What follows belongs to an exercise in optimizing a design on an open flow for small area; a production flow would make more cautious choices.
At most, simulation tests tie the RTL to the original design; equivalence was not proved.
The series may have gaps, and a smaller design here may also do less where the tests do not look.
For run 3, only the layout was checked, not whether the RTL still works.
Power and IR drop assume default switching activity.

Figure 1. Cells coloured by class (run 1).
Bar = 20 um. Fill, decap, tap and diode cells in grey.
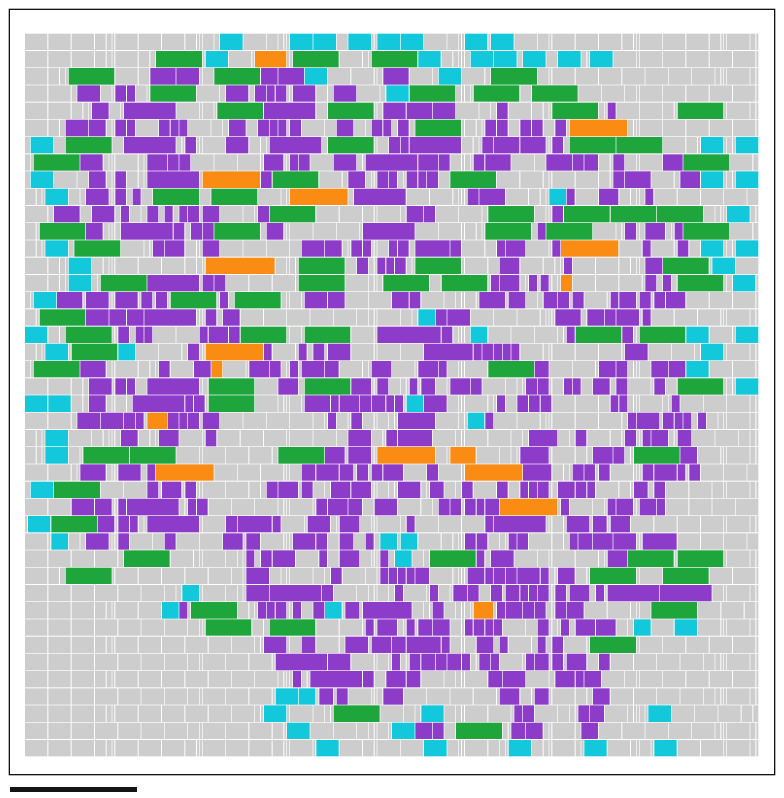
Figure 2. I/O nets highlighted (run 1).
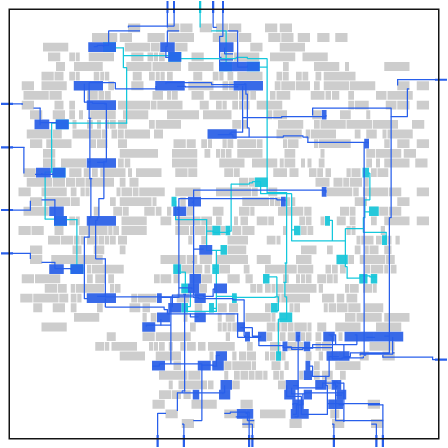
Figure 3. Clock nets (run 1).
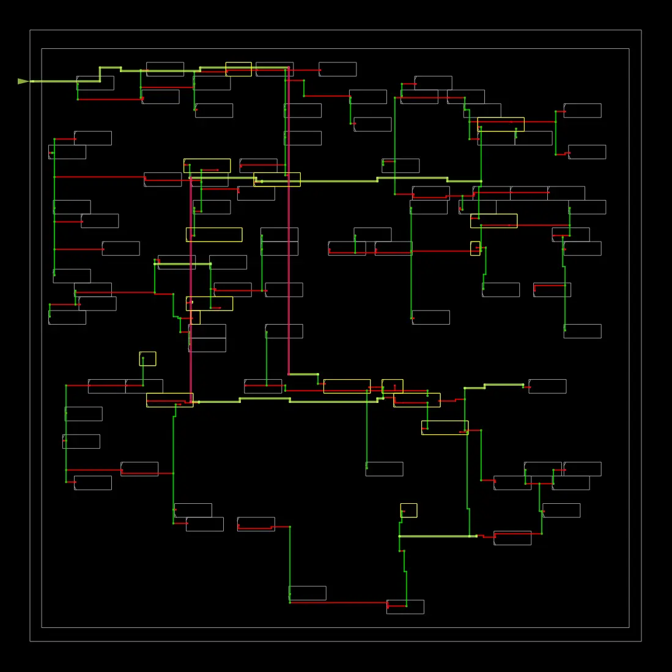
Figure 4. Sequential cells grouped by signal name (run 1).
Other sequential cells in the stronger grey, the rest of the logic in the fainter grey.
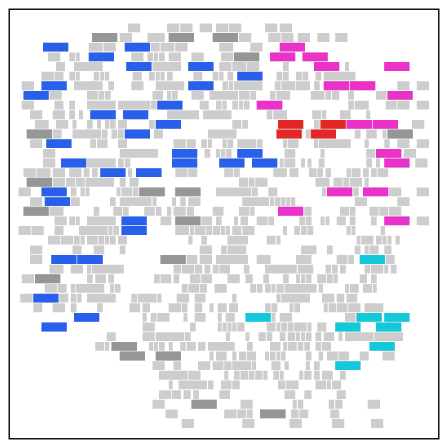
$ cat design/flow/run.sh
#!/bin/bash
# synth_recipe.tcl (not shown) runs the flow's synth.tcl, then flattens the netlist and writes it again
# the make line also repeats each setting of config.mk as NAME=value (left out here)
make -C /OpenROAD-flow-scripts/flow DESIGN_CONFIG=/design/flow/config.mk WORK_HOME=/design/flow/orfs CLKGATE_MAP_FILE= SYNTH_SCRIPT=/design/flow/synth_recipe.tcl finish
$ cat design/flow/config.mk
export PLATFORM = sky130hd
export DESIGN_NAME = MESI_FSM
export DESIGN_NICKNAME = MESI_FSM
export VERILOG_FILES = /design/flow/design.v
export SDC_FILE = /design/flow/constraint.sdc
export NUM_CORES = 4
export LEC_CHECK = 0
export CAP_MARGIN = 20
export CORE_MARGIN = 2
export CORE_UTILIZATION = 40
export SLEW_MARGIN = 20
$ cat design/flow/constraint.sdc
create_clock -name core_clock -period 8.0 [get_ports {clk}]
set_input_delay 1.6000 -clock core_clock [delete_from_list [all_inputs] [get_ports {clk}]]
set_output_delay 1.6000 -clock core_clock [all_outputs]
set_load 0.01 [all_outputs]
$ cat design/flow/design.v
`timescale 1ns / 1ps
module MESI_FSM #( 
    parameter Cache_Block_Size = 8,  
    parameter host_pid = 2'b00 )(  
    input logic clk,  
    input logic resetn,  
    input logic Core_Op,  
    output logic PrHlt,  
    input logic [3:0] pr_addr,  
    output logic [Cache_Block_Size-1:0] Cache_output,  
    input logic [Cache_Block_Size-1:0] Cache_input,  
    input logic [(2+3+2+2+Cache_Block_Size)-1:0] bus_in,  
    output logic [(2+3+2+2+Cache_Block_Size)-1:0] bus_out,  
    input logic flag_in,  
    output logic flag_out  
    );
    typedef enum logic {PrRd = 1'b0,  
                        PrWr = 1'b1  
                        } Pr_Op;  
    typedef enum bit[1:0] {Modified = 2'b11,  
                           Exclusive = 2'b10,
                           Shared = 2'b01,
                           Invalid = 2'b00} MESI;  
    typedef enum logic[2:0]{BusRd = 3'b000,  
                           BusRdX = 3'b001,  
                           BusUpgr = 3'b010,  
                           FlushOpt = 3'b011,  
                           Fill = 3'b100,  
                           NotValid = 3'b111
                           } bus_transaction_id;  
    logic [Cache_Block_Size-1:0] L1_Cache [0:3];  
    logic [1:0] tag_directory [0:3];  
    MESI Cache_Status [0:3];  
    logic [1:0] index;
    logic [1:0] tag;
    assign tag = pr_addr[3:2];
    assign index = pr_addr[1:0];
    logic [1:0] guest_pid;  
    bus_transaction_id trans_id;  
    logic [1:0] bus_tag;  
    logic [1:0] bus_index;  
    logic [Cache_Block_Size-1:0] bus_data;  
    assign guest_pid = bus_in[(2+3+2+2+Cache_Block_Size)-1:(2+3+2+2+Cache_Block_Size)-2];  
    assign bus_tag = bus_in[(2+3+2+2+Cache_Block_Size)-6:(2+3+2+2+Cache_Block_Size)-7];  
    assign bus_index = bus_in[(2+3+2+2+Cache_Block_Size)-8:(2+3+2+2+Cache_Block_Size)-9];  
    assign bus_data = bus_in[Cache_Block_Size-1:0];  
    always_comb begin
        case (bus_in[(2+3+2+2+Cache_Block_Size)-3:(2+3+2+2+Cache_Block_Size)-5])
            3'b000: trans_id = BusRd;
            3'b001: trans_id = BusRdX;
            3'b010: trans_id = BusUpgr;
            3'b011: trans_id = FlushOpt;
            3'b100: trans_id = Fill;
            default: trans_id = NotValid;  
        endcase
    end
    bit [1:0] bus_access_counter;
    bit [3:0] invalid_state_counter;
    function logic is_hit(input logic [1:0] _tag_, input logic [1:0] _index_);
        is_hit = ((Cache_Status[_index_] != Invalid) && (tag_directory[index] == _tag_));
    endfunction
    always_ff@(posedge clk)
        begin 
            if(!resetn) begin  
                Cache_Status[0] = Invalid; Cache_Status[1] = Invalid; Cache_Status[2] = Invalid; Cache_Status[3] = Invalid;  
                L1_Cache[0] = '0; L1_Cache[1] = '0; L1_Cache[2] = '0; L1_Cache[3] = '0;  
                tag_directory[0] = 2'b00; tag_directory[1] = 2'b00; tag_directory[2] = 2'b00; tag_directory[3] = 2'b00;  
                Cache_output = '0;
                bus_out = '0;
                bus_access_counter = 2'b00;  
                invalid_state_counter = 3'b00;  
                flag_out = 1'b0; 
                PrHlt = 1'b0;
            end
            else begin
                flag_out = 1'b0;  
                bus_access_counter = bus_access_counter + 1;  
                if((guest_pid != host_pid) && is_hit(bus_tag, bus_index) && (flag_in)) begin  
                    case(Cache_Status[bus_index])
                        Modified: begin 
                            case(trans_id)
                                BusRd: begin 
                                    Cache_Status[bus_index] = Shared;
                                    bus_out = {host_pid, FlushOpt, bus_tag, bus_index, L1_Cache[bus_index]};
                                    flag_out = 1'b1; 
                                end
                                BusRdX: begin 
                                    Cache_Status[bus_index] = Invalid;
                                    bus_out = {host_pid, FlushOpt, bus_tag, bus_index, L1_Cache[bus_index]};
                                    flag_out = 1'b1;
                                end 
                            endcase
                        end
                        Exclusive: begin 
                            case(trans_id)
                                BusRd: begin 
                                    Cache_Status[bus_index] = Shared;
                                end
                                BusRdX: begin 
                                    Cache_Status[bus_index] = Invalid;
                                end 
                            endcase
                        end
                        Shared: begin 
                            case(trans_id)
                                BusRd: begin end  
                                BusRdX: begin 
                                    Cache_Status[bus_index] = Invalid;
                                end
                                BusUpgr: begin 
                                    Cache_Status[bus_index] = Invalid;
                                end  
                            endcase    
                        end
                        Invalid: begin
                            if(PrHlt == 1'b1) begin  
                                case(trans_id) 
                                    FlushOpt: begin  
                                        PrHlt = 1'b0;  
                                        case(Core_Op)
                                            PrRd: begin 
                                                L1_Cache[bus_index] = bus_data;  
                                                Cache_output = L1_Cache[bus_index];
                                                Cache_Status[index] = Shared;  
                                            end
                                            PrWr: begin 
                                                L1_Cache[bus_index] = Cache_input; 
                                                tag_directory[index] = bus_tag;
                                                Cache_Status[index] = Modified;  
                                            end
                                        endcase
                                    end
                                endcase
                            end     
                        end
                    endcase
                end
                else if((guest_pid != host_pid) && (!is_hit(bus_tag, bus_index)) && (flag_in)) begin 
                    if(PrHlt == 1'b1) begin  
                                case(trans_id) 
                                    FlushOpt: begin  
                                        PrHlt = 1'b0;  
                                        case(Core_Op)
                                            PrRd: begin 
                                                L1_Cache[bus_index] = bus_data;  
                                                tag_directory[index] = bus_tag;
                                                Cache_output = L1_Cache[bus_index];
                                                Cache_Status[index] = Shared;  
                                            end
                                            PrWr: begin 
                                                L1_Cache[bus_index] = Cache_input; 
                                                tag_directory[index] = bus_tag;
                                                Cache_Status[index] = Modified;  
                                            end
                                        endcase
                                    end
                                endcase
                            end     
                end
                if(is_hit(tag, index)) begin  
                    case(Cache_Status[index])
                        Modified: begin
                                case(Core_Op)
                                PrRd: begin
                                        Cache_output = L1_Cache[index];   
                                    end   
                                PrWr: begin 
                                    L1_Cache[index] = Cache_input;  
                                    tag_directory[index] = tag;
                                end   
                                endcase
                        end
                        Exclusive: begin
                                case(Core_Op)
                                PrRd: begin
                                        Cache_output = L1_Cache[index];   
                                    end   
                                PrWr: begin 
                                    L1_Cache[index] = Cache_input;  
                                    tag_directory[index] = tag;
                                    Cache_Status[index] = Modified;  
                                end   
                                endcase
                        end
                        Shared: begin
                                case(Core_Op)
                                PrRd: begin
                                        Cache_output = L1_Cache[index];   
                                    end   
                                PrWr: begin 
                                    bus_out = {host_pid, BusUpgr, tag, index, 8'h00};  
                                    flag_out = 1'b1;
                                    L1_Cache[index] = Cache_input;  
                                    tag_directory[index] = tag;
                                    Cache_Status[index] = Modified;  
                                end   
                                endcase
                        end
                        Invalid: begin
                                case(Core_Op)
                                PrRd: begin
                                        bus_out = {host_pid, BusRd, tag, index, 8'h00};  
                                        flag_out = 1'b1;
                                        PrHlt = 1'b1;  
                                        if(invalid_state_counter == 3'b010) begin  
                                            bus_out = {host_pid, Fill, tag, index, 8'b11111111};  
                                            flag_out = 1'b1;
                                            L1_Cache[index] = 8'b11111111;
                                            tag_directory[index] = tag;
                                            Cache_output = L1_Cache[index];   
                                            Cache_Status[index] = Exclusive;  
                                            PrHlt = 1'b0;  
                                            invalid_state_counter = 0;         
                                        end
                                        else
                                            invalid_state_counter = invalid_state_counter + 1;
                                    end   
                                    PrWr: begin 
                                        bus_out = {host_pid, BusRdX, tag, index, 8'h00};  
                                        flag_out = 1'b1;
                                        PrHlt = 1'b1;  
                                        if(invalid_state_counter == 3'b010) begin  
                                            bus_out = {host_pid, Fill, tag, index, 8'b11111111};  
                                            flag_out = 1'b1;
                                            L1_Cache[index] = 8'b11111111;  
                                            tag_directory[index] = tag;
                                            L1_Cache[index] = Cache_input;   
                                            tag_directory[index] = tag;  
                                            Cache_Status[index] = Modified;  
                                            PrHlt = 1'b0;  
                                            invalid_state_counter = 0;         
                                        end
                                        else
                                            invalid_state_counter = invalid_state_counter + 1;
                                    end   
                                endcase
                        end
                        default: begin 
                                 end      
                    endcase
                end
                else begin 
                    case(Core_Op)
                        PrRd: begin
                                bus_out = {host_pid, BusRd, tag, index, 8'h00};  
                                flag_out = 1'b1;
                                PrHlt = 1'b1;  
                                if(invalid_state_counter == 3'b010) begin  
                                    bus_out = {host_pid, Fill, tag, index, 8'b11111111};  
                                    flag_out = 1'b1;
                                    L1_Cache[index] = 8'b11111111;
                                    tag_directory[index] = tag;
                                    Cache_output = L1_Cache[index];   
                                    Cache_Status[index] = (tag == bus_tag && index == bus_index)? Shared : Exclusive;  
                                    PrHlt = 1'b0;  
                                    invalid_state_counter = 0;         
                                end
                                else
                                    invalid_state_counter = invalid_state_counter + 1;
                            end   
                            PrWr: begin 
                                bus_out = {host_pid, BusRdX, tag, index, 8'h00};  
                                flag_out = 1'b1;
                                PrHlt = 1'b1;  
                                if(invalid_state_counter == 3'b010) begin  
                                    bus_out = {host_pid, Fill, tag, index, 8'b11111111};  
                                    flag_out = 1'b1;
                                    L1_Cache[index] = 8'b11111111;  
                                    tag_directory[index] = tag;
                                    L1_Cache[index] = Cache_input;   
                                    tag_directory[index] = tag;  
                                    Cache_Status[index] = Modified;  
                                    PrHlt = 1'b0;  
                                    invalid_state_counter = 0;         
                                end
                                else
                                    invalid_state_counter = invalid_state_counter + 1;
                            end   
                    endcase
                end 
            end
        end
endmodule
==> impl_metrics.csv, run 1 <==
group,metric,value,unit
floorplan,die_h,120.6,um
layout,layout.cells.non_filler,848,
global_routing,grt_max_degree,47,
setup_path,arrival,7.09,ns
logic_synthesis,synth_top_flop_cell,"dfxtp_1",
layout,multiInputGateArea,3530,um2
logic_synthesis,synth_top_cell_by_area,"dfxtp_1",
cts,htreeDepth,3,
placement,dpl.hpwl,12.95,mm
floorplan,die_w,120.6,um
setup_path,critPathLaunch,"pr_addr[1]",
setup_path,required,8.18,ns
routing,wirelength,19.15,mm
layout,n_antenna_cell,0,
sta,period_share,86.37,%
logic_synthesis,yosysMostFrequentCell,"dfxtp_1",
pwr,vdd_drop_max,0.0001346,V
setup_path,critPathCapture,"tag_directory[0][0]$_SDFF_PN0_",
cts,cts.repair.resized,0,
logic_synthesis,synth_seq_cells,79,
cts,cts_tree,"done",
placement,dpl.cell_count,832,
placement,place_congestion,0.9619,
logic_synthesis,synth_common_cells,"79 x dfxtp_1, 61 x nand2_1, 53 x o21ai_0",
layout,nets,703,
setup_path,rr_endpoint,"tag_directory[0][0]$_SDFF_PN0_",
cts,cts_setup_buffers,0,
logic_synthesis,ys_types,72,
layout,final_layout_size_suffix_gt1_share,12.05,%
pwr,leakagePower,2.252,nW
sta,slew_headroom,35.16,%
hold_path,holdCritPathClass,"flop to flop",
sta,report.final.setup_viol,0,
sta,fmax,0.1447,GHz
run_status,status,"complete, no violations",
setup_path,worstReg2RegStart,"tag_directory[0][0]$_SDFF_PN0_",
logic_synthesis,syn_inst,642,
routing,via_count,5481,
sta,post-route-min-period,6.910,ns
setup_path,reg2reg_slack,2.87,ns
logic_synthesis,synth_area,5441,um2
global_routing,track_usage,26.69,%
setup_path,r2r_cells,15,
routing,wire_per_inst,22.58,um
routing,drc,0,
sta,maxSlewViolCount,0,
sta,tightestPinTransition,0.9652,ns
logic_synthesis,ys_seq_area_share,29.06,%
floorplan,die-area,14550,um2
routing,drt_first_pass_iters,6,
layout,fillers,1272,
global_routing,antenna_found_initial,0,
logic_synthesis,synth_edf_count,0,
setup_path,cp-end-kind,"flop",
routing,dr.first_iter.drc_count,758,
floorplan,initial_core_util,41.09,%
global_routing,grt_pass1_vias,5312,
sta,rsz0062_at_grt,"false",
cts,clk_pin_slew_worst_paths,0.07,ns
logic_synthesis,yosys.area.top_type_share,29.06,%
cts,clock_path_buffers,2,
setup_path,criticalPathCategory,"primary input to flop",
logic_synthesis,synth_area_leaders,"dfxtp_1 29%, mux4_2 8.7%, o21ai_0 4.9%",
logic_synthesis,synth.avg_cell_area,8.476,um2
sta,finalHoldViolCount,0,
setup_path,path_max_fanout,20,
layout,area_delta_synth_final,17.38,%
pwr,powerDensity,220.3,nW/um2
sta,skew,0.009491,ns
sta,holdWs,0.4854,ns
routing,via_per_inst,6.463,
logic_synthesis,synth_warnings,4,
cts,hold_buffers,0,
global_routing,overflow,0,
global_routing,grt_first_pass_wirelength,29.71,mm
sta,fin_tns_setup,0,ns
setup_path,startpoint_type,"primary input",
logic_synthesis,async_flop_share,0,%
routing,drtAntennaViolNets,0,
run,cap_viol_max_count,0,
cts,cts_root_buf,"clkbuf_16",
Back to the opening pictures, Figure 1:
[green] sequential cells | cells: 79 | share of their area: 26%
[purple] combinational and other logic | cells: 503 | share of their area: 58%
[orange] clock drivers and dummy loads | cells: 16 | share of their area: 5.0%
[cyan] remaining buffers and delay cells | cells: 74 | share of their area: 11%
Seq area share: 24.76%
Core Rows: 42
post-layout instance area: 6387 um2
Final Util: 48.23%
CORE AREA: 13240 um2

Back to the opening pictures, Figure 2:
[cyan] Core_Op | bits: 1 | direction: input | end cells: 31 | buffers: 2 | wire: 499 um
[blue] bus_in | bits: 17 | direction: input | end cells: 74 | buffers: 19 | wire: 1400 um
I/O Buffers: 59
Top-Level Pins: 60

Back to the opening pictures, Figure 3:
P_clk: 0.436 mW
clk sinks: 79
Clk Latency, worst-skew pair: 0.35 ns
cts bufs inserted: 9

Back to the opening pictures, Figure 4:
[cyan] Cache_Status | sequential cells: 8 | where: lower right
[magenta] bus_out | sequential cells: 17 | where: upper right
[red] invalid_state_counter | sequential cells: 4
[blue] L1_Cache | sequential cells: 32
not coloured: 18
Sequential Area: 1582 um2
sequential power: 0.484 mW

-- run 1: area by class of cell --
class                   instances  share of cell area (%)
clock inverters                 6                   1.077
multi-input cells             491                   55.26
clock buffers                  10                   3.741
well taps                     176                   3.448
flip-flops and latches         79                   24.76
inverters                      12                  0.7052
repair buffers                 74                   11.01
-- run 1: worst max-delay path, stage by stage --
cell             delay (ns)
clkdlybuf4s50_1        0.59
buf_4                  0.25
mux4_2                 0.57
xnor2_1                0.38
nand3_1                0.40
nor4_1                 0.37
o21ai_0                0.13
a32oi_1                0.27
mux2i_1                0.12
nand2_1                0.09
o21ai_0                0.09
ha_1                   0.30
a221oi_2               0.34
o31a_2                 0.30
nand2_1                0.45
a21oi_2                0.65
o311ai_0               0.18
-- run 1: cell families (layout without fill, tap and decap cells) --
family	count (synthesis)	in the layout	synth area share (%)
XOR/XNOR	14	14	2.598
flip-flops	79	79	29.06
multiplexers	54	54	15.13
adder cells (fa/ha/maj)	3	3	0.6899
AND/OR/NAND/NOR	191	191	16.28
AO/OA/AOI/OAI	229	229	30.03
buffers and inverters	72	102	6.208
-- run 1: layer usage --
metal	share of wire (%)	GRT usage [%]	vias to the layer above	wire, um
li1	-	-	2480	-
met1	43	36.58	2633	8224
met2	45	41.53	313	8636
met3	8.4	4.670	55	1617
met4	3.5	10.83	0	666
met5	0	0	-	0
-- run 1: report_power, final --
group	switching (mW)	internal (mW)	total, mW
logic	0.291	0.196	0.487
registers	0.0371	0.447	0.484
clock network	0.183	0.253	0.436
-- run 1: worst min-delay path by stage --
stage | start | endpoint | cells after the start
4_1_cts | bus_out[11]$_SDFF_PN0_ | bus_out[11]$_SDFF_PN0_ | 2
3_5_place_dp | bus_out[8]$_SDFF_PN0_ | bus_out[8]$_SDFF_PN0_ | 2
2_1_floorplan | invalid_state_counter[0]$_SDFFE_PN0P_ | invalid_state_counter[0]$_SDFFE_PN0P_ | 2
5_1_grt | bus_out[16]$_SDFF_PN0_ | bus_out[16]$_SDFF_PN0_ | 1
6_report | bus_out[11]$_SDFF_PN0_ | bus_out[11]$_SDFF_PN0_ | 2
3_3_place_gp | bus_out[16]$_SDFF_PN0_ | bus_out[16]$_SDFF_PN0_ | 1
-- run 1: stage by stage --
stage	total power, mW	util (%)	setup WS (ns)	instance area [um2]
floorplan	0.8210	-	2.452	5441
global placement	0.9678	45.91	1.046	6080
detailed placement	0.9679	45.91	0.8855	6080
CTS	1.405	48.23	1.227	6387
global route	1.471	48.23	0.7622	6387
finish	1.407	48.23	1.090	6387
-- run 1: layout by cell type (no fill, tap or decap), types with 4 or more instances in the layout --
| master | netlist | layout |
|---|---|---|
| o211a_1 | 17 | 17 |
| nor2_1 | 50 | 50 |
| o21ai_0 | 53 | 53 |
| o31ai_1 | 18 | 18 |
| inv_1 | 11 | 11 |
| a221oi_1 | 4 | 4 |
| nand3_1 | 10 | 10 |
| buf_4 | 2 | 15 |
| a31oi_1 | 7 | 7 |
| mux2_2 | 6 | 6 |
| o21a_1 | 7 | 7 |
| clkdlybuf4s50_1 | 0 | 59 |
| nand2b_1 | 6 | 6 |
| a311oi_1 | 12 | 12 |
| and3_1 | 4 | 4 |
| nor3_1 | 36 | 36 |
| clkbuf_16 | 0 | 9 |
| o211ai_1 | 4 | 4 |
| xnor2_1 | 9 | 9 |
| mux4_2 | 21 | 21 |
| xor2_1 | 4 | 4 |
| o221a_2 | 6 | 6 |
| mux2i_1 | 26 | 26 |
| a211oi_1 | 11 | 11 |
| dfxtp_1 | 79 | 79 |
| a21oi_1 | 52 | 52 |
| nand2_1 | 61 | 61 |
-- run 1: sequential cells by signal, indices dropped and copies added (netlist names) --
name / count
Cache_Status: 8
Cache_output: 8
L1_Cache: 32
PrHlt: 1
bus_out: 17
flag_out: 1
invalid_state_counter: 4
tag_directory: 8
## Run 2: what changed since run 1
==> design/flow/design.v (replaced) <==
module MESI_FSM #(
    parameter Cache_Block_Size = 8,
    parameter host_pid = 2'b00 )(
    input logic clk,
    input logic resetn,
    input logic Core_Op,                     
    output logic PrHlt,
    input logic [3:0] pr_addr,               
    output logic [Cache_Block_Size-1:0] Cache_output,
    input logic [Cache_Block_Size-1:0] Cache_input,
    input logic [(2+3+2+2+Cache_Block_Size)-1:0] bus_in,
    output logic [(2+3+2+2+Cache_Block_Size)-1:0] bus_out,
    input logic flag_in,
    output logic flag_out
    );
    logic [7:0] data [0:3];
    logic [1:0] tagd [0:3];
    logic [1:0] st   [0:3];
    logic [1:0] cnt;           
    logic [2:0] bo_tid;
    logic [3:0] bo_addr;
    logic [7:0] bo_data;
    wire       op    = Core_Op;
    wire [1:0] ptag  = pr_addr[3:2];
    wire [1:0] pidx  = pr_addr[1:0];
    wire [2:0] tid   = bus_in[14:12];
    wire [1:0] btag  = bus_in[11:10];
    wire [1:0] bidx  = bus_in[9:8];
    wire [7:0] bdata = bus_in[7:0];
    wire       snoop = flag_in & (bus_in[16] | bus_in[15]);
    wire [1:0] sb    = st[bidx];
    wire [1:0] tp    = tagd[pidx];
    wire [1:0] sp    = st[pidx];
    wire       hitA  = (sb != 2'b00) & (tp == btag);
    wire       A     = snoop & hitA;
    wire       B     = snoop & ~hitA & PrHlt & (tid == 3'd3);
    wire       t0    = (tid == 3'd0);
    wire       t1    = (tid == 3'd1);
    wire       t2    = (tid == 3'd2);
    wire       flush = A & (sb == 2'b11) & (t0 | t1);
    wire [1:0] sb_a  = t0 ? 2'b01 : (t1 | (t2 & (sb == 2'b01))) ? 2'b00 : sb;
    wire       same  = (pidx == bidx);
    wire [1:0] t1p   = B ? btag : tp;
    wire [1:0] s1p   = B ? {op, 1'b1} : (A & same) ? sb_a : sp;
    wire       hitP  = (s1p != 2'b00) & (t1p == ptag);
    wire       miss  = ~hitP;
    wire       fill  = miss & (cnt == 2'd2);
    wire       upgr  = hitP & op & (s1p == 2'b01);
    wire       preq  = miss | upgr;
    wire       pwr   = (hitP & op) | fill;           
    wire [7:0] pval  = op ? Cache_input : 8'hFF;
    wire [7:0] bval  = op ? Cache_input : bdata;
    wire [1:0] sfill = op ? 2'b11 : ((ptag == btag) & same) ? 2'b01 : 2'b10;
    wire [7:0] dp    = data[pidx];
    wire [7:0] db    = data[bidx];
    always_ff @(posedge clk) begin
        if (!resetn) begin
            for (int i = 0; i < 4; i++) begin
                data[i] <= '0;
                tagd[i] <= '0;
                st[i]   <= '0;
            end
            cnt          <= '0;
            PrHlt        <= 1'b0;
            flag_out     <= 1'b0;
            Cache_output <= '0;
            bo_tid       <= '0;
            bo_addr      <= '0;
            bo_data      <= '0;
        end else begin
            for (int i = 0; i < 4; i++) begin
                if (pwr && pidx == i)
                    data[i] <= pval;
                else if (B && bidx == i)
                    data[i] <= bval;
                if (fill && pidx == i)
                    tagd[i] <= ptag;
                else if (B && pidx == i)
                    tagd[i] <= btag;
                if (hitP && op && pidx == i)
                    st[i] <= 2'b11;
                else if (fill && pidx == i)
                    st[i] <= sfill;
                else if (B && pidx == i)
                    st[i] <= {op, 1'b1};
                else if (A && bidx == i)
                    st[i] <= sb_a;
            end
            if (miss)
                cnt <= fill ? 2'd0 : cnt + 2'd1;
            if (miss)
                PrHlt <= ~fill;
            else if (B)
                PrHlt <= 1'b0;
            flag_out <= preq | flush;
            if (!op) begin
                if (hitP)
                    Cache_output <= (B & same) ? bdata : dp;
                else if (fill)
                    Cache_output <= 8'hFF;
                else if (B)
                    Cache_output <= bdata;
            end
            if (preq) begin
                bo_tid  <= fill ? 3'd4 : upgr ? 3'd2 : {2'b00, op};
                bo_addr <= pr_addr;
                bo_data <= fill ? 8'hFF : 8'h00;
            end else if (flush) begin
                bo_tid  <= 3'd3;
                bo_addr <= bus_in[11:8];
                bo_data <= db;
            end
        end
    end
    assign bus_out = {host_pid, bo_tid, bo_addr, bo_data};
endmodule
Figure 5. I/O nets highlighted (run 2).
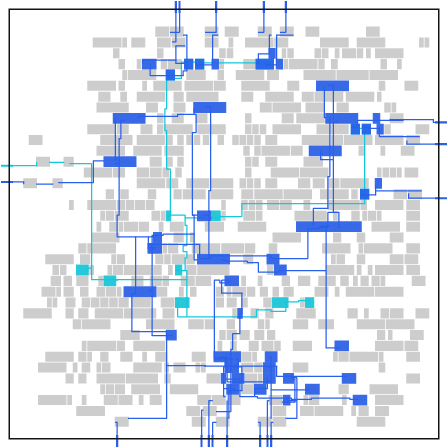
[blue] bus_in | bits: 17 | direction: input | end cells: 52 | buffers: 18 | wire: 1030 um
[cyan] Core_Op | bits: 1 | direction: input | end cells: 16 | buffers: 2 | wire: 289 um
I/O Buffers: 57

Figure 6. Sequential cells grouped by signal name (run 2).
Other sequential cells in the stronger grey, the rest of the logic in the fainter grey.
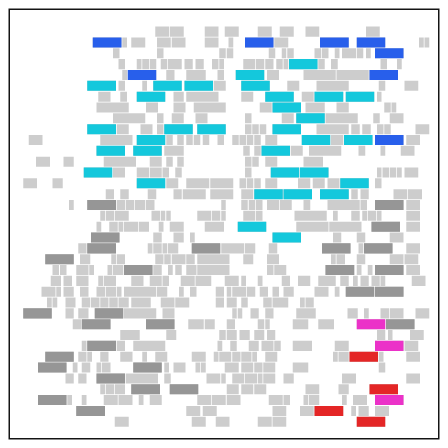
[blue] Cache_output | sequential cells: 8
[cyan] data | sequential cells: 32
[red] bo_addr | sequential cells: 4 | where: lower right
[magenta] bo_tid | sequential cells: 3
Seq area share: 29.38%
sequential power: 0.402 mW
Final Util: 49.28%

==> run 2 against run 1 <==
  * Still clean on timing, DRC and antenna
  * Final cell count decreased by 23%
  * Synthesized cell count fell by 27%
  * Global-route usage shrank 2.9 points
  * Sequential share of layout area is 4.6 points higher
  * Final area shrank 20%
  * Clock-buffer cell count is 1 lower
  * Die area down 21%
  * Critical path type unchanged
  * Largest cell class unchanged
==> impl_metrics.csv, run 2 <==
group,metric,value,unit
cts,clkLatencyLatePin,0.37,ns
sta,maxSlewViolCount,0,
sta,report.final.setup_viol,0,
setup_path,critPathLaunch,"bus_in[9]",
pwr,powerDensity,166.8,nW/um2
logic_synthesis,synth_compound_area_share,25.94,%
routing,via_count,3967,
floorplan,coreArea,10370,um2
floorplan,die-area,11540,um2
global_routing,grt.met2_usage,34.90,%
setup_path,critPathCapture,"data[2][5]$_SDFFE_PN0P_",
layout,largest_reg_flops,32,
pwr,switching_share,31.64,%
sta,skew,0.01405,ns
cts,cts_setup_buffers,0,
layout,nets,544,
routing,drt_first_pass_iters,8,
setup_path,worstReg2RegStart,"tagd[3][0]$_SDFFE_PN0P_",
sta,post-route-min-period,5.286,ns
floorplan,die_h,107.4,um
global_routing,overflow,0,
global_routing,antenna_found_initial,0,
logic_synthesis,synth.avg_cell_area,9.163,um2
layout,fillers,1006,
layout,n_antenna_cell,0,
logic_synthesis,synthMuxAreaShare,14.65,%
layout,final_layout_size_suffix_gt1_share,13.95,%
routing,dr.first_iter.drc_count,336,
logic_synthesis,synth-simple-area-share,17.84,%
floorplan,die_w,107.4,um
setup_path,crit_family,"buffers and inverters",
floorplan,ioPinCount,60,
global_routing,grtUsageMet3,5.932,%
setup_path,r2r_cells,9,
logic_synthesis,synth-xor-area-share,2.047,%
layout,multiInputGateArea,2608,um2
cts,clk_pin_slew_worst_paths,0.08,ns
pwr,p_switching,0.2696,mW
sta,rsz0062_at_grt,"false",
layout,regArea,1501,um2
cts,clock_path_buffers,2,
logic_synthesis,ys_seq_area_share,35.09,%
logic_synthesis,synth_fa_ha_area_share,0,%
logic_synthesis,synth_area,4279,um2
layout,area_delta_synth_final,19.42,%
sta,period_share,66.08,%
global_routing,grt_first_pass_wirelength,20.74,mm
setup_path,path_buf_inv,2,
routing,drc,0,
layout,final_common_cell,"dfxtp_1",
cts,htreeDepth,3,
run_status,status,"complete, no violations",
setup_path,required,8.24,ns
logic_synthesis,yosysMostFrequentCell,"dfxtp_1",
pwr,power_frac_comb,19.7,%
placement,dpl.cell_count,636,
pwr,vdd_drop_max,0.00006318,V
logic_synthesis,synth_seq_cells,75,
logic_synthesis,synth_edf_count,0,
run,cap_viol_max_count,0,
cts,hold_buffers,0,
global_routing,grtUsageMet1,34.45,%
cts,cts_buffers,9,
pwr,internal-power,0.5826,mW
setup_path,cp-end-kind,"flop",
global_routing,track_usage,23.81,%
setup_path,criticalPathCategory,"primary input to flop",
global_routing,grt_max_degree,29,
hold_path,holdCritPathClass,"flop to flop",
sta,fin_tns_setup,0,ns
cts,cts_root_buf,"clkbuf_8",
pwr,power.share.clock,33.1,%
logic_synthesis,syn_inst,467,
logic_synthesis,synth_top_cell_by_area,"dfxtp_1",
setup_path,cpPeakStageDelay,1.11,ns
cts,cts.repair.resized,0,
logic_synthesis,synth_common_cells,"75 x dfxtp_1, 52 x a21oi_1, 52 x nor2_1",
logic_synthesis,synth_top_family_by_area,"compound AO/OA/AOI/OAI gates",
floorplan,initial_core_util,41.26,%
Figure 7. Signal wires by layer (run 2).
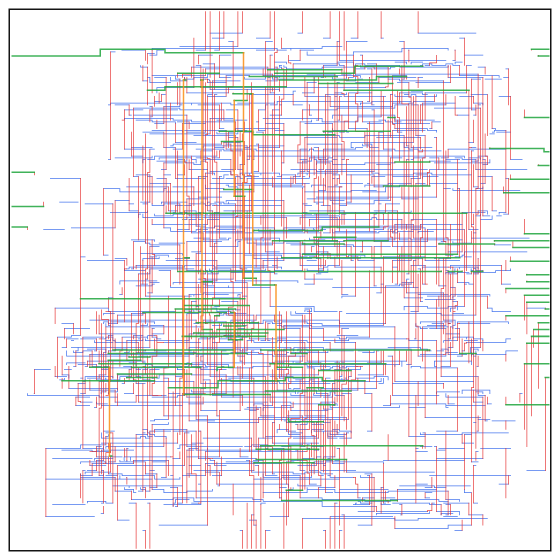
[blue] metal 1 | wire length: 6090 um
[green] metal 3 | wire length: 1250 um
[red] metal 2 | wire length: 5770 um
[orange] metal 4 | wire length: 262 um
routed wire length: 13.37 mm
WL/cell: 20.51 um

[run 2: worst min-delay path by stage]
| stage | end | start | cells after the start |
|---|---|---|---|
| 3_5_place_dp | Cache_output[0]$_SDFFE_PN0P_ | Cache_output[0]$_SDFFE_PN0P_ | 2 |
| 5_1_grt | bo_tid[2]$_SDFFE_PN0P_ | bo_tid[2]$_SDFFE_PN0P_ | 2 |
| 6_report | bo_tid[2]$_SDFFE_PN0P_ | bo_tid[2]$_SDFFE_PN0P_ | 2 |
| 2_1_floorplan | data[2][0]$_SDFFE_PN0P_ | data[2][0]$_SDFFE_PN0P_ | 1 |
| 4_1_cts | bo_tid[2]$_SDFFE_PN0P_ | bo_tid[2]$_SDFFE_PN0P_ | 2 |
| 3_3_place_gp | Cache_output[0]$_SDFFE_PN0P_ | Cache_output[0]$_SDFFE_PN0P_ | 2 |
[run 2: cell type report]
| cell class | count | area share [%] |
|---|---|---|
| inverters | 4 | 0.2938 |
| flip-flops and latches | 75 | 29.38 |
| multi-input cells | 356 | 51.03 |
| clock buffers | 9 | 2.424 |
| well taps | 136 | 3.330 |
| clock inverters | 7 | 1.200 |
| repair buffers | 65 | 12.34 |
[run 2: routing by layer]
layer,wire [um],up-vias
li1,-,1859
met4,261,0
met3,1251,20
met1,6090,1904
met2,5768,184
met5,0,-
[run 2: power groups by stage]
stage / combinational (mW) / clock, mW / sequential (mW)
2_1_floorplan: 0.100 / 0 / 0.411
3_3_place_gp: 0.165 / 0 / 0.410
3_5_place_dp: 0.165 / 0 / 0.411
4_1_cts: 0.166 / 0.288 / 0.402
5_1_grt: 0.180 / 0.307 / 0.405
6_report: 0.167 / 0.282 / 0.402
[run 2: tightest hold or removal path: cells and delay by family, from the launching register on]
kind	cells	cell delay, ns
flip-flops	1	0.31
AND/OR/NAND/NOR	1	0.05
AO/OA/AOI/OAI	1	0.05
[run 2: cells by family (layout without fill, tap and decap cells)]
| kind of cell | Yosys count | after routing |
|---|---|---|
| muxes | 35 | 35 |
| AOI/OAI and AO/OA | 166 | 166 |
| DFF | 75 | 75 |
| other | 1 | 2 |
| and+or+nand+nor | 143 | 143 |
| xor gates and xnor gates | 10 | 10 |
| buffers and inverters | 37 | 85 |
[run 2: through the flow]
stage	setup WS [ns]	total power, mW	hold WS [ns]	util, %	instance area [um2]
after floorplan	3.896	0.5114	0.4434	-	4283
after global placement	2.480	0.5752	0.4341	47.42	4917
after detailed placement	2.405	0.5757	0.4455	47.47	4922
after CTS	2.793	0.8564	0.4607	49.25	5107
after global routing	2.587	0.8914	0.4759	49.28	5110
final	2.714	0.8522	0.4566	49.28	5110
## Run 3: files that changed since run 2, shown whole
removed: design/flow/run.sh
==> design/flow/design.v <==
module MESI_FSM #(
    parameter Cache_Block_Size = 8,
    parameter host_pid = 2'b00 )(
    input logic clk,
    input logic resetn,
    input logic Core_Op,                     
    output logic PrHlt,
    input logic [3:0] pr_addr,               
    output logic [Cache_Block_Size-1:0] Cache_output,
    input logic [Cache_Block_Size-1:0] Cache_input,
    input logic [(2+3+2+2+Cache_Block_Size)-1:0] bus_in,
    output logic [(2+3+2+2+Cache_Block_Size)-1:0] bus_out,
    input logic flag_in,
    output logic flag_out
    );
    logic [7:0] data [0:3];
    logic [1:0] tagd [0:3];
    logic [1:0] st   [0:3];
    logic [1:0] cnt;           
    logic [2:0] bo_tid;
    logic [3:0] bo_addr;
    logic [7:0] bo_data;
    wire       op    = Core_Op;
    wire [1:0] ptag  = pr_addr[3:2];
    wire [1:0] pidx  = pr_addr[1:0];
    wire [2:0] tid   = bus_in[14:12];
    wire [1:0] btag  = bus_in[11:10];
    wire [1:0] bidx  = bus_in[9:8];
    wire [7:0] bdata = bus_in[7:0];
    wire       rst   = ~resetn;
    wire [3:0] ps, bs;
    assign ps[0] = ~pidx[1] & ~pidx[0];
    assign ps[1] = ~pidx[1] &  pidx[0];
    assign ps[2] =  pidx[1] & ~pidx[0];
    assign ps[3] =  pidx[1] &  pidx[0];
    assign bs[0] = ~bidx[1] & ~bidx[0];
    assign bs[1] = ~bidx[1] &  bidx[0];
    assign bs[2] =  bidx[1] & ~bidx[0];
    assign bs[3] =  bidx[1] &  bidx[0];
    wire       snoop = flag_in & (bus_in[16] | bus_in[15]);
    wire [1:0] sb    = (st[0] & {2{bs[0]}}) | (st[1] & {2{bs[1]}}) |
                       (st[2] & {2{bs[2]}}) | (st[3] & {2{bs[3]}});
    wire [1:0] tp    = (tagd[0] & {2{ps[0]}}) | (tagd[1] & {2{ps[1]}}) |
                       (tagd[2] & {2{ps[2]}}) | (tagd[3] & {2{ps[3]}});
    wire [1:0] sp    = (st[0] & {2{ps[0]}}) | (st[1] & {2{ps[1]}}) |
                       (st[2] & {2{ps[2]}}) | (st[3] & {2{ps[3]}});
    wire       hitA  = (sb != 2'b00) & (tp == btag);
    wire       A     = snoop & hitA;
    wire       B     = snoop & ~hitA & PrHlt & (tid == 3'd3);
    wire       t0    = (tid == 3'd0);
    wire       t1    = (tid == 3'd1);
    wire       t2    = (tid == 3'd2);
    wire       flush = A & sb[1] & sb[0] & (t0 | t1);
    wire       same  = (pidx == bidx);
    function automatic logic [1:0] snoop_next(input logic [1:0] s);
        snoop_next[1] = ~(t0 | t1) & s[1];
        snoop_next[0] = t0 | (~t1 & ~(t2 & ~s[1]) & s[0]);
    endfunction
    wire [1:0] sb_a  = snoop_next(sb);
    wire [1:0] s1p   = B ? {op, 1'b1} : (A & same) ? sb_a : sp;
    wire       hitP  = B ? (btag == ptag) : ((s1p != 2'b00) & (tp == ptag));
    wire       miss  = ~hitP;
    wire       fill  = miss & cnt[1];
    wire       upgr  = hitP & op & ~s1p[1];
    wire       preq  = miss | upgr;
    wire       pwr   = (hitP & op) | fill;           
    wire       shr   = (ptag == btag) & same;
    wire [7:0] xval  = (op ? Cache_input : bdata) & {8{resetn}};
    wire       ones  = ~op & fill & resetn;          
    wire [3:0] dwe;
    genvar gi;
    generate for (gi = 0; gi < 4; gi++) begin : g_we
        assign dwe[gi] = rst | (pwr & ps[gi]) | (B & bs[gi]);
    end endgenerate
    wire       co_dp  = ~op & hitP & ~(B & same);
    wire       co_bd  = ~op & B & (hitP ? same : ~fill);
    wire       co_ff  = ~op & fill;
    wire       co_ld  = rst | co_dp | co_bd | co_ff;
    wire [7:0] dp     = (data[0] & {8{ps[0]}}) | (data[1] & {8{ps[1]}}) |
                        (data[2] & {8{ps[2]}}) | (data[3] & {8{ps[3]}});
    wire [7:0] db     = (data[0] & {8{bs[0]}}) | (data[1] & {8{bs[1]}}) |
                        (data[2] & {8{bs[2]}}) | (data[3] & {8{bs[3]}});
    always_ff @(posedge clk) begin
        for (int i = 0; i < 4; i++) begin
            data[i] <= (data[i] & {8{~dwe[i]}}) | (xval & {8{dwe[i]}}) | {8{ones & ps[i]}};
            if (rst)
                tagd[i] <= '0;
            else if (fill && ps[i])
                tagd[i] <= ptag;
            else if (B && ps[i])
                tagd[i] <= btag;
            if (rst)
                st[i] <= '0;
            else if (pwr && ps[i])
                st[i] <= {op | ~shr, op | shr};
            else if (B && ps[i])
                st[i] <= {op, 1'b1};
            else if (A && bs[i])
                st[i] <= snoop_next(st[i]);
        end
        if (rst)
            cnt <= '0;
        else if (miss)
            cnt <= {~cnt[1] & cnt[0], ~cnt[1] & ~cnt[0]};
        if (rst)
            PrHlt <= 1'b0;
        else if (miss)
            PrHlt <= ~cnt[1];
        else if (B)
            PrHlt <= 1'b0;
        flag_out <= resetn & (preq | flush);
        Cache_output <= (Cache_output & {8{~co_ld}}) |
                        (dp & {8{co_dp & resetn}}) |
                        (bdata & {8{co_bd & resetn}}) |
                        {8{co_ff & resetn}};
        if (rst) begin
            bo_tid  <= '0;
            bo_addr <= '0;
            bo_data <= '0;
        end else if (preq) begin
            bo_tid  <= fill ? 3'd4 : upgr ? 3'd2 : {2'b00, op};
            bo_addr <= pr_addr;
            bo_data <= {8{fill}};
        end else if (flush) begin
            bo_tid  <= 3'd3;
            bo_addr <= bus_in[11:8];
            bo_data <= db;
        end
    end
    assign bus_out = {host_pid, bo_tid, bo_addr, bo_data};
endmodule
==> design/flow/flow/run.sh <==
#!/bin/bash
# Standard ORFS flow (standard.sh, unchanged synthesis), with
# smaller port buffers and a lighter clock tree.
set -euo pipefail
cd "$(dirname "$0")/.."
bash standard.sh \
  REMOVE_ABC_BUFFERS=1 \
  BUFFER_PORTS_ARGS="-buffer_cell sky130_fd_sc_hd__buf_1" \
  CTS_ARGS="-sink_clustering_enable -repair_clock_nets -dont_use_dummy_load -buf_list sky130_fd_sc_hd__clkbuf_8 -sink_clustering_size 20" \
  finish > flow_standard.log 2>&1
==> design/flow/standard.sh <==
#!/bin/bash
# synth_recipe.tcl (not shown) runs the flow's synth.tcl, then flattens the netlist and writes it again
# the make line also repeats each setting of config.mk as NAME=value (left out here)
make -C /OpenROAD-flow-scripts/flow DESIGN_CONFIG=/design/flow/config.mk WORK_HOME=/design/flow/orfs CLKGATE_MAP_FILE= SYNTH_SCRIPT=/design/flow/synth_recipe.tcl "${@:-finish}"
==> design/flow/config.mk <==
export PLATFORM = sky130hd
export DESIGN_NAME = MESI_FSM
export DESIGN_NICKNAME = MESI_FSM
export VERILOG_FILES = /design/flow/design.v
export SDC_FILE = /design/flow/constraint.sdc
export NUM_CORES = 4
export LEC_CHECK = 0
export CAP_MARGIN = 0
export CORE_MARGIN = 2
export CORE_UTILIZATION = 40
export GPL_TIMING_DRIVEN = 0
export SLEW_MARGIN = 0
Figure 8. I/O nets highlighted (run 3).
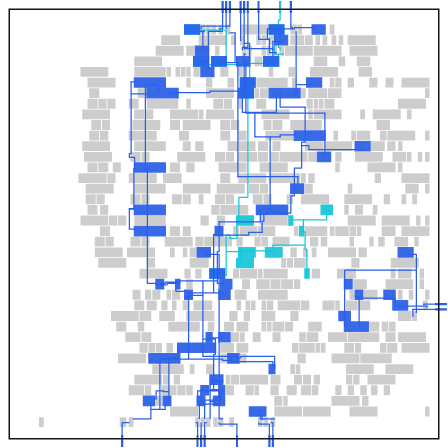
[cyan] Core_Op | bits: 1 | direction: input | end cells: 16 | buffers: 1 | wire: 182 um
[blue] bus_in | bits: 17 | direction: input | end cells: 57 | buffers: 17 | wire: 1020 um

Figure 9. Sequential cells grouped by signal name (run 3).
Other sequential cells in the stronger grey, the rest of the logic in the fainter grey.
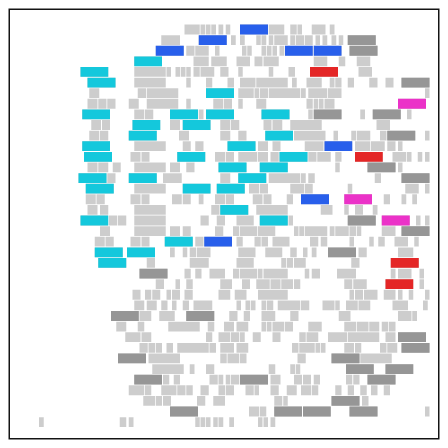
[magenta] bo_tid | sequential cells: 3
[red] bo_addr | sequential cells: 4
[blue] Cache_output | sequential cells: 8
[cyan] data | sequential cells: 32
not coloured: 28
Seq area share: 31.31%
Sequential Area: 1501 um2
Final Util: 44.05%

==> run 3 against run 2 <==
  * Die area increased by 4.3%
  * First-iteration DRC count is 3.9% higher
  * Clock power is 19% lower
  * Clock skew is 0.0062 ns higher
  * Wire length rose by 1.3%
  * Maximum frequency is 4.6% lower
  * Setup slack worse by 0.26 ns
  * Non-clock buffer count down 8
  * Critical endpoint is now bo_tid[2]$_SDFFE_PN0N_
  * Largest power group unchanged
==> impl_metrics.csv, run 3 <==
group,metric,value,unit
floorplan,initial_core_util,41.06,%
run,cap_viol_max_count,0,
layout,largest_reg_flops,32,
cts,clkLatencyLatePin,0.36,ns
routing,drt_first_pass_iters,5,
cts,cts_root_buf,"clkbuf_8",
floorplan,die_w,109.7,um
logic_synthesis,synth_edf_count,0,
routing,dr.first_iter.drc_count,349,
floorplan,ioPinCount,60,
sta,rsz0062_at_grt,"false",
setup_path,path_cells,"buf_1, mux4_2, xor2_1, or3_1, o21a_1, o22ai_1, nand2b_1, o22ai_1",
placement,dpl.hpwl,9.417,mm
global_routing,grt_first_pass_wirelength,21.07,mm
cts,hold_buffers,0,
layout,area_delta_synth_final,7.277,%
setup_path,criticalPathCategory,"primary input to flop",
logic_synthesis,synth_top_flop_cell,"dfxtp_1",
logic_synthesis,yosys.area.top_type_share,33.59,%
layout,nets,538,
hold_path,holdCritPathClass,"flop to flop",
global_routing,grt_pass1_vias,3951,
global_routing,grtUsageMet3,5.335,%
logic_synthesis,async_flop_share,0,%
sta,slew_headroom,8.049,%
layout,final_cell_mix,"75 x dfxtp_1, 54 x buf_1, 33 x nand4_1, 32 x o211ai_1, 29 x nand2_1",
layout,fillers,1094,
pwr,power.share.clock,25.6,%
sta,post-route-min-period,5.542,ns
setup_path,cp-end-kind,"flop",
setup_path,crit_path_top_delay_cell,"o22ai_1",
pwr,seq_power_share,50.0,%
pwr,internal-power,0.6024,mW
setup_path,path_buf_inv,1,
layout,final_common_cell,"dfxtp_1",
setup_path,crit_family,"compound AO/OA/AOI/OAI gates",
pwr,powerDensity,185.0,nW/um2
cts,cts_tree,"done",
sta,fin_tns_setup,0,ns
logic_synthesis,synth_warnings,4,
setup_path,path_depth,8,
routing,wirelength,13.55,mm
setup_path,worstReg2RegStart,"tagd[3][0]$_SDFFE_PN0P_",
setup_path,critPathCapture,"bo_tid[2]$_SDFFE_PN0N_",
layout,final_layout_size_suffix_gt1_share,13.72,%
sta,period_share,69.27,%
layout,layout.cells.non_filler,643,
sta,finalHoldViolCount,0,
setup_path,rr_endpoint,"bo_tid[2]$_SDFFE_PN0N_",
pwr,power_frac_comb,24.3,%
setup_path,required,8.22,ns
global_routing,top_usage_layer,"met2",
sta,report.final.setup_viol,0,
run_status,status,"complete, no violations",
setup_path,cpPeakStageDelay,1.03,ns
sta,maxSlewViolCount,0,
logic_synthesis,synth_common_cells,"75 x dfxtp_1, 33 x nand4_1, 32 x o211ai_1",
global_routing,track_usage,23.33,%
logic_synthesis,synth_seq_cells,75,
setup_path,r2r_cells,7,
logic_synthesis,ys_seq_area_share,33.59,%
setup_path,path_max_fanout,23,
setup_path,reg2reg_slack,4.35,ns
logic_synthesis,syn_inst,474,
cts,htreeDepth,3,
cts,clock-sinks,75,
placement,placed_cell_area,4671,um2
routing,via_count,4166,
sta,skew,0.02023,ns
logic_synthesis,yosysMostFrequentCell,"dfxtp_1",
setup_path,crit_top_cell,"o22ai_1",
logic_synthesis,ys_types,60,
routing,drtAntennaViolNets,0,
pwr,p_switching,0.2847,mW
routing,drc,0,
routing,via_per_inst,6.479,
global_routing,grtUsageMet1,30.55,%
layout,n_antenna_cell,0,
setup_path,startpoint_type,"primary input",
pwr,vdd_drop_max,0.00007904,V
pwr,leakagePower,1.701,nW
placement,io_buffer_count,57,
placement,place_congestion,0.9083,
routing,wire_per_inst,21.07,um
cts,cts.repair.resized,0,
global_routing,antenna_found_initial,0,
placement,dpl.cell_count,634,
global_routing,grt.met2_usage,37.17,%
floorplan,die-area,12040,um2
setup_path,critPathLaunch,"pr_addr[1]",
global_routing,grt_max_degree,35,
floorplan,die_h,109.7,um
cts,cts_setup_buffers,0,
hold_path,min_from,"bo_tid[2]$_SDFFE_PN0N_",
global_routing,overflow,0,
pwr,switching_share,32.09,%
logic_synthesis,synth_top_cell_by_area,"dfxtp_1",
logic_synthesis,synth_area,4471,um2
sta,fmax,0.1805,GHz
setup_path,arrival,5.77,ns
sta,tightestPinTransition,1.379,ns
cts,clock_path_buffers,2,
logic_synthesis,synth.avg_cell_area,9.432,um2
cts,clk_pin_slew_worst_paths,0.08,ns
cts,cts_buffers,9,
logic_synthesis,synth_area_leaders,"dfxtp_1 34%, mux4_2 11%, o211ai_1 5.4%",
Figure 10. Cells coloured by class (run 3).
Bar = 20 um. Fill, decap, tap and diode cells in grey.
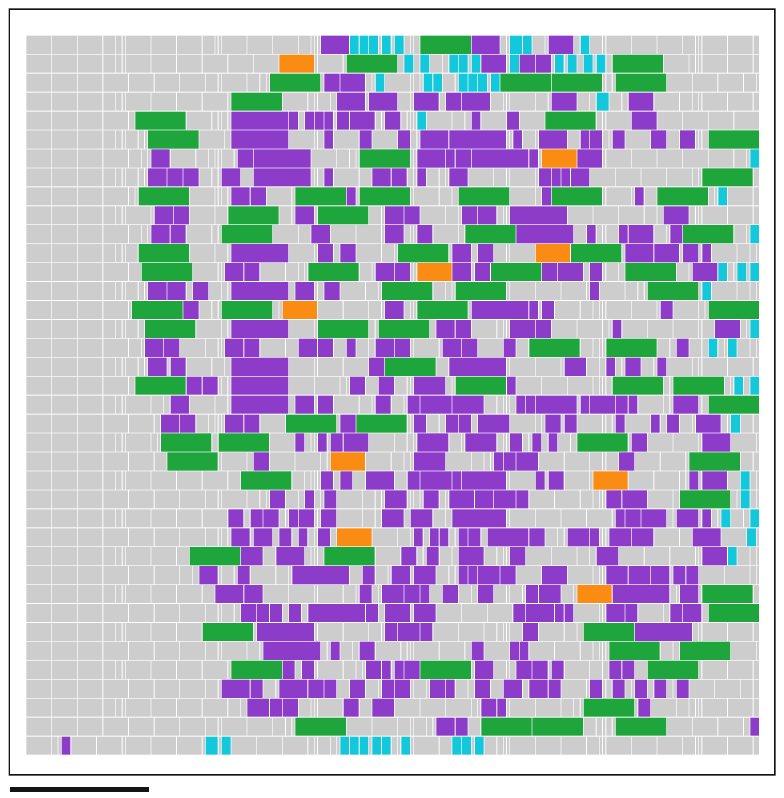
[cyan] remaining buffers and delay cells | cells: 57 | share of their area: 4.7%
[orange] clock drivers | cells: 9 | share of their area: 2.7%
[green] sequential cells | cells: 75 | share of their area: 32%
[purple] combinational and other logic | cells: 362 | share of their area: 60%
post-layout instance area: 4796 um2
Core Rows: 38
CORE AREA: 10890 um2

## run 3: cell types whose count changed in the layout (fill, tap and decap cells not counted), moves of 9 or more
cell and delta:
clkdlybuf4s50_1 -57, o22ai_1 -10, o211ai_1 +30, mux2_2 +13, nand4_1 +32, or2_2 -9, buf_1 +54, o2bb2ai_1 -32
nor2_1 -28, a21oi_1 -28
## run 3: stage by stage
| step | power [mW] | worst slack (ns) | hold slack, ns | util, % |
|---|---|---|---|---|
| floorplan | 0.5875 | 3.654 | 0.4452 | - |
| global placement | 0.6583 | 1.727 | 0.4416 | 42.88 |
| detailed placement | 0.6638 | 1.987 | 0.4632 | 42.90 |
| CTS | 0.8900 | 2.368 | 0.4830 | 44.04 |
| global route | 0.9336 | 2.204 | 0.4943 | 44.05 |
| finish | 0.8871 | 2.458 | 0.4725 | 44.05 |
## run 3: area by class of cell
class	count	area, um2	share of cell area, %
multi-input combinational	351	2736	57.06
sequential	75	1501	31.31
timing repair buffer	57	217.7	4.540
tap	140	175.2	3.652
clock buffer	9	123.9	2.583
inverter	11	41.29	0.8609
## run 3: cells by family (layout without fill, tap and decap cells)
kind of cell	count (synthesis)	count (layout)	synth area share, %
AO/OA/AOI/OAI	150	150	24.52
XOR/XNOR	10	10	1.959
buffers and inverters	49	77	5.290
flip-flops	75	75	33.59
multiplexers	44	44	16.37
other	1	2	0.08388
AND/OR/NAND/NOR	145	145	18.19
## run 3: tightest hold or removal path, stage by stage, from the launching register on
cell and delay [ns]:
dfxtp_1 0.32, nand2_1 0.05, o22ai_1 0.06
## run 3: routing by layer
layer | vias to the layer above | share of wire [%]
li1 | 1914 | -
met5 | - | 0
met1 | 2045 | 43
met4 | 0 | 2.1
met2 | 179 | 47
met3 | 28 | 7.6
## run 3: worst min path at each step
| stage | to | cells after the start |
|---|---|---|
| after floorplan | cnt[1]$_SDFFE_PN0P_ | 2 |
| after global placement | bo_tid[2]$_SDFFE_PN0N_ | 2 |
| after detailed placement | cnt[1]$_SDFFE_PN0P_ | 2 |
| after CTS | cnt[1]$_SDFFE_PN0P_ | 2 |
| after global routing | cnt[1]$_SDFFE_PN0P_ | 2 |
| final | bo_tid[2]$_SDFFE_PN0N_ | 2 |
## run 3: power groups by stage
| stage | registers [mW] | logic [mW] | clock network [mW] |
|---|---|---|---|
| floorplan | 0.447 | 0.141 | 0 |
| global placement | 0.449 | 0.210 | 0 |
| detailed placement | 0.451 | 0.213 | 0 |
| CTS | 0.443 | 0.214 | 0.234 |
| global route | 0.448 | 0.237 | 0.248 |
| finish | 0.444 | 0.216 | 0.228 |

==> separate check: timing with driven ports <==
In the flow no input, the clock included, has a driving cell. The finished layouts below were timed again as built, in two steps. Step 1 (the two cells are an assumption about what drives the block):
set clk [get_ports {clk}]
set_driving_cell -lib_cell sky130_fd_sc_hd__clkbuf_16 $clk
set_driving_cell -lib_cell sky130_fd_sc_hd__buf_2 [delete_from_list [all_inputs] $clk]
Step 2, shift: input delay + t, output delay - t, t = (earliest + latest rising clock arrival at the registers) / 2. This alone moves slack from input paths to output paths. Slacks: ideal / step 1 / step 2; pairs: ideal / step 1.
run | t (ns) | setup slack, ns | worst register clock-pin slew, ns | worst data-port slew with drivers (ns) | pins driven straight from the clock port
run 1 | 0.386 | 1.090 / 1.104 / 0.718 | 0.07 / 0.07 | 0.03 | 1
run 2 | 0.394 | 2.714 / 2.726 / 2.332 | 0.10 / 0.10 | 0.03 | 1
run 3 | 0.382 | 2.458 / 2.455 / 2.073 | 0.08 / 0.08 | 0.04 | 1
After both steps setup and hold are still met in every run listed. For run 3, which loses most, drivers alone change the setup slack by -0.003 ns; drivers and shift together by -0.385 ns.
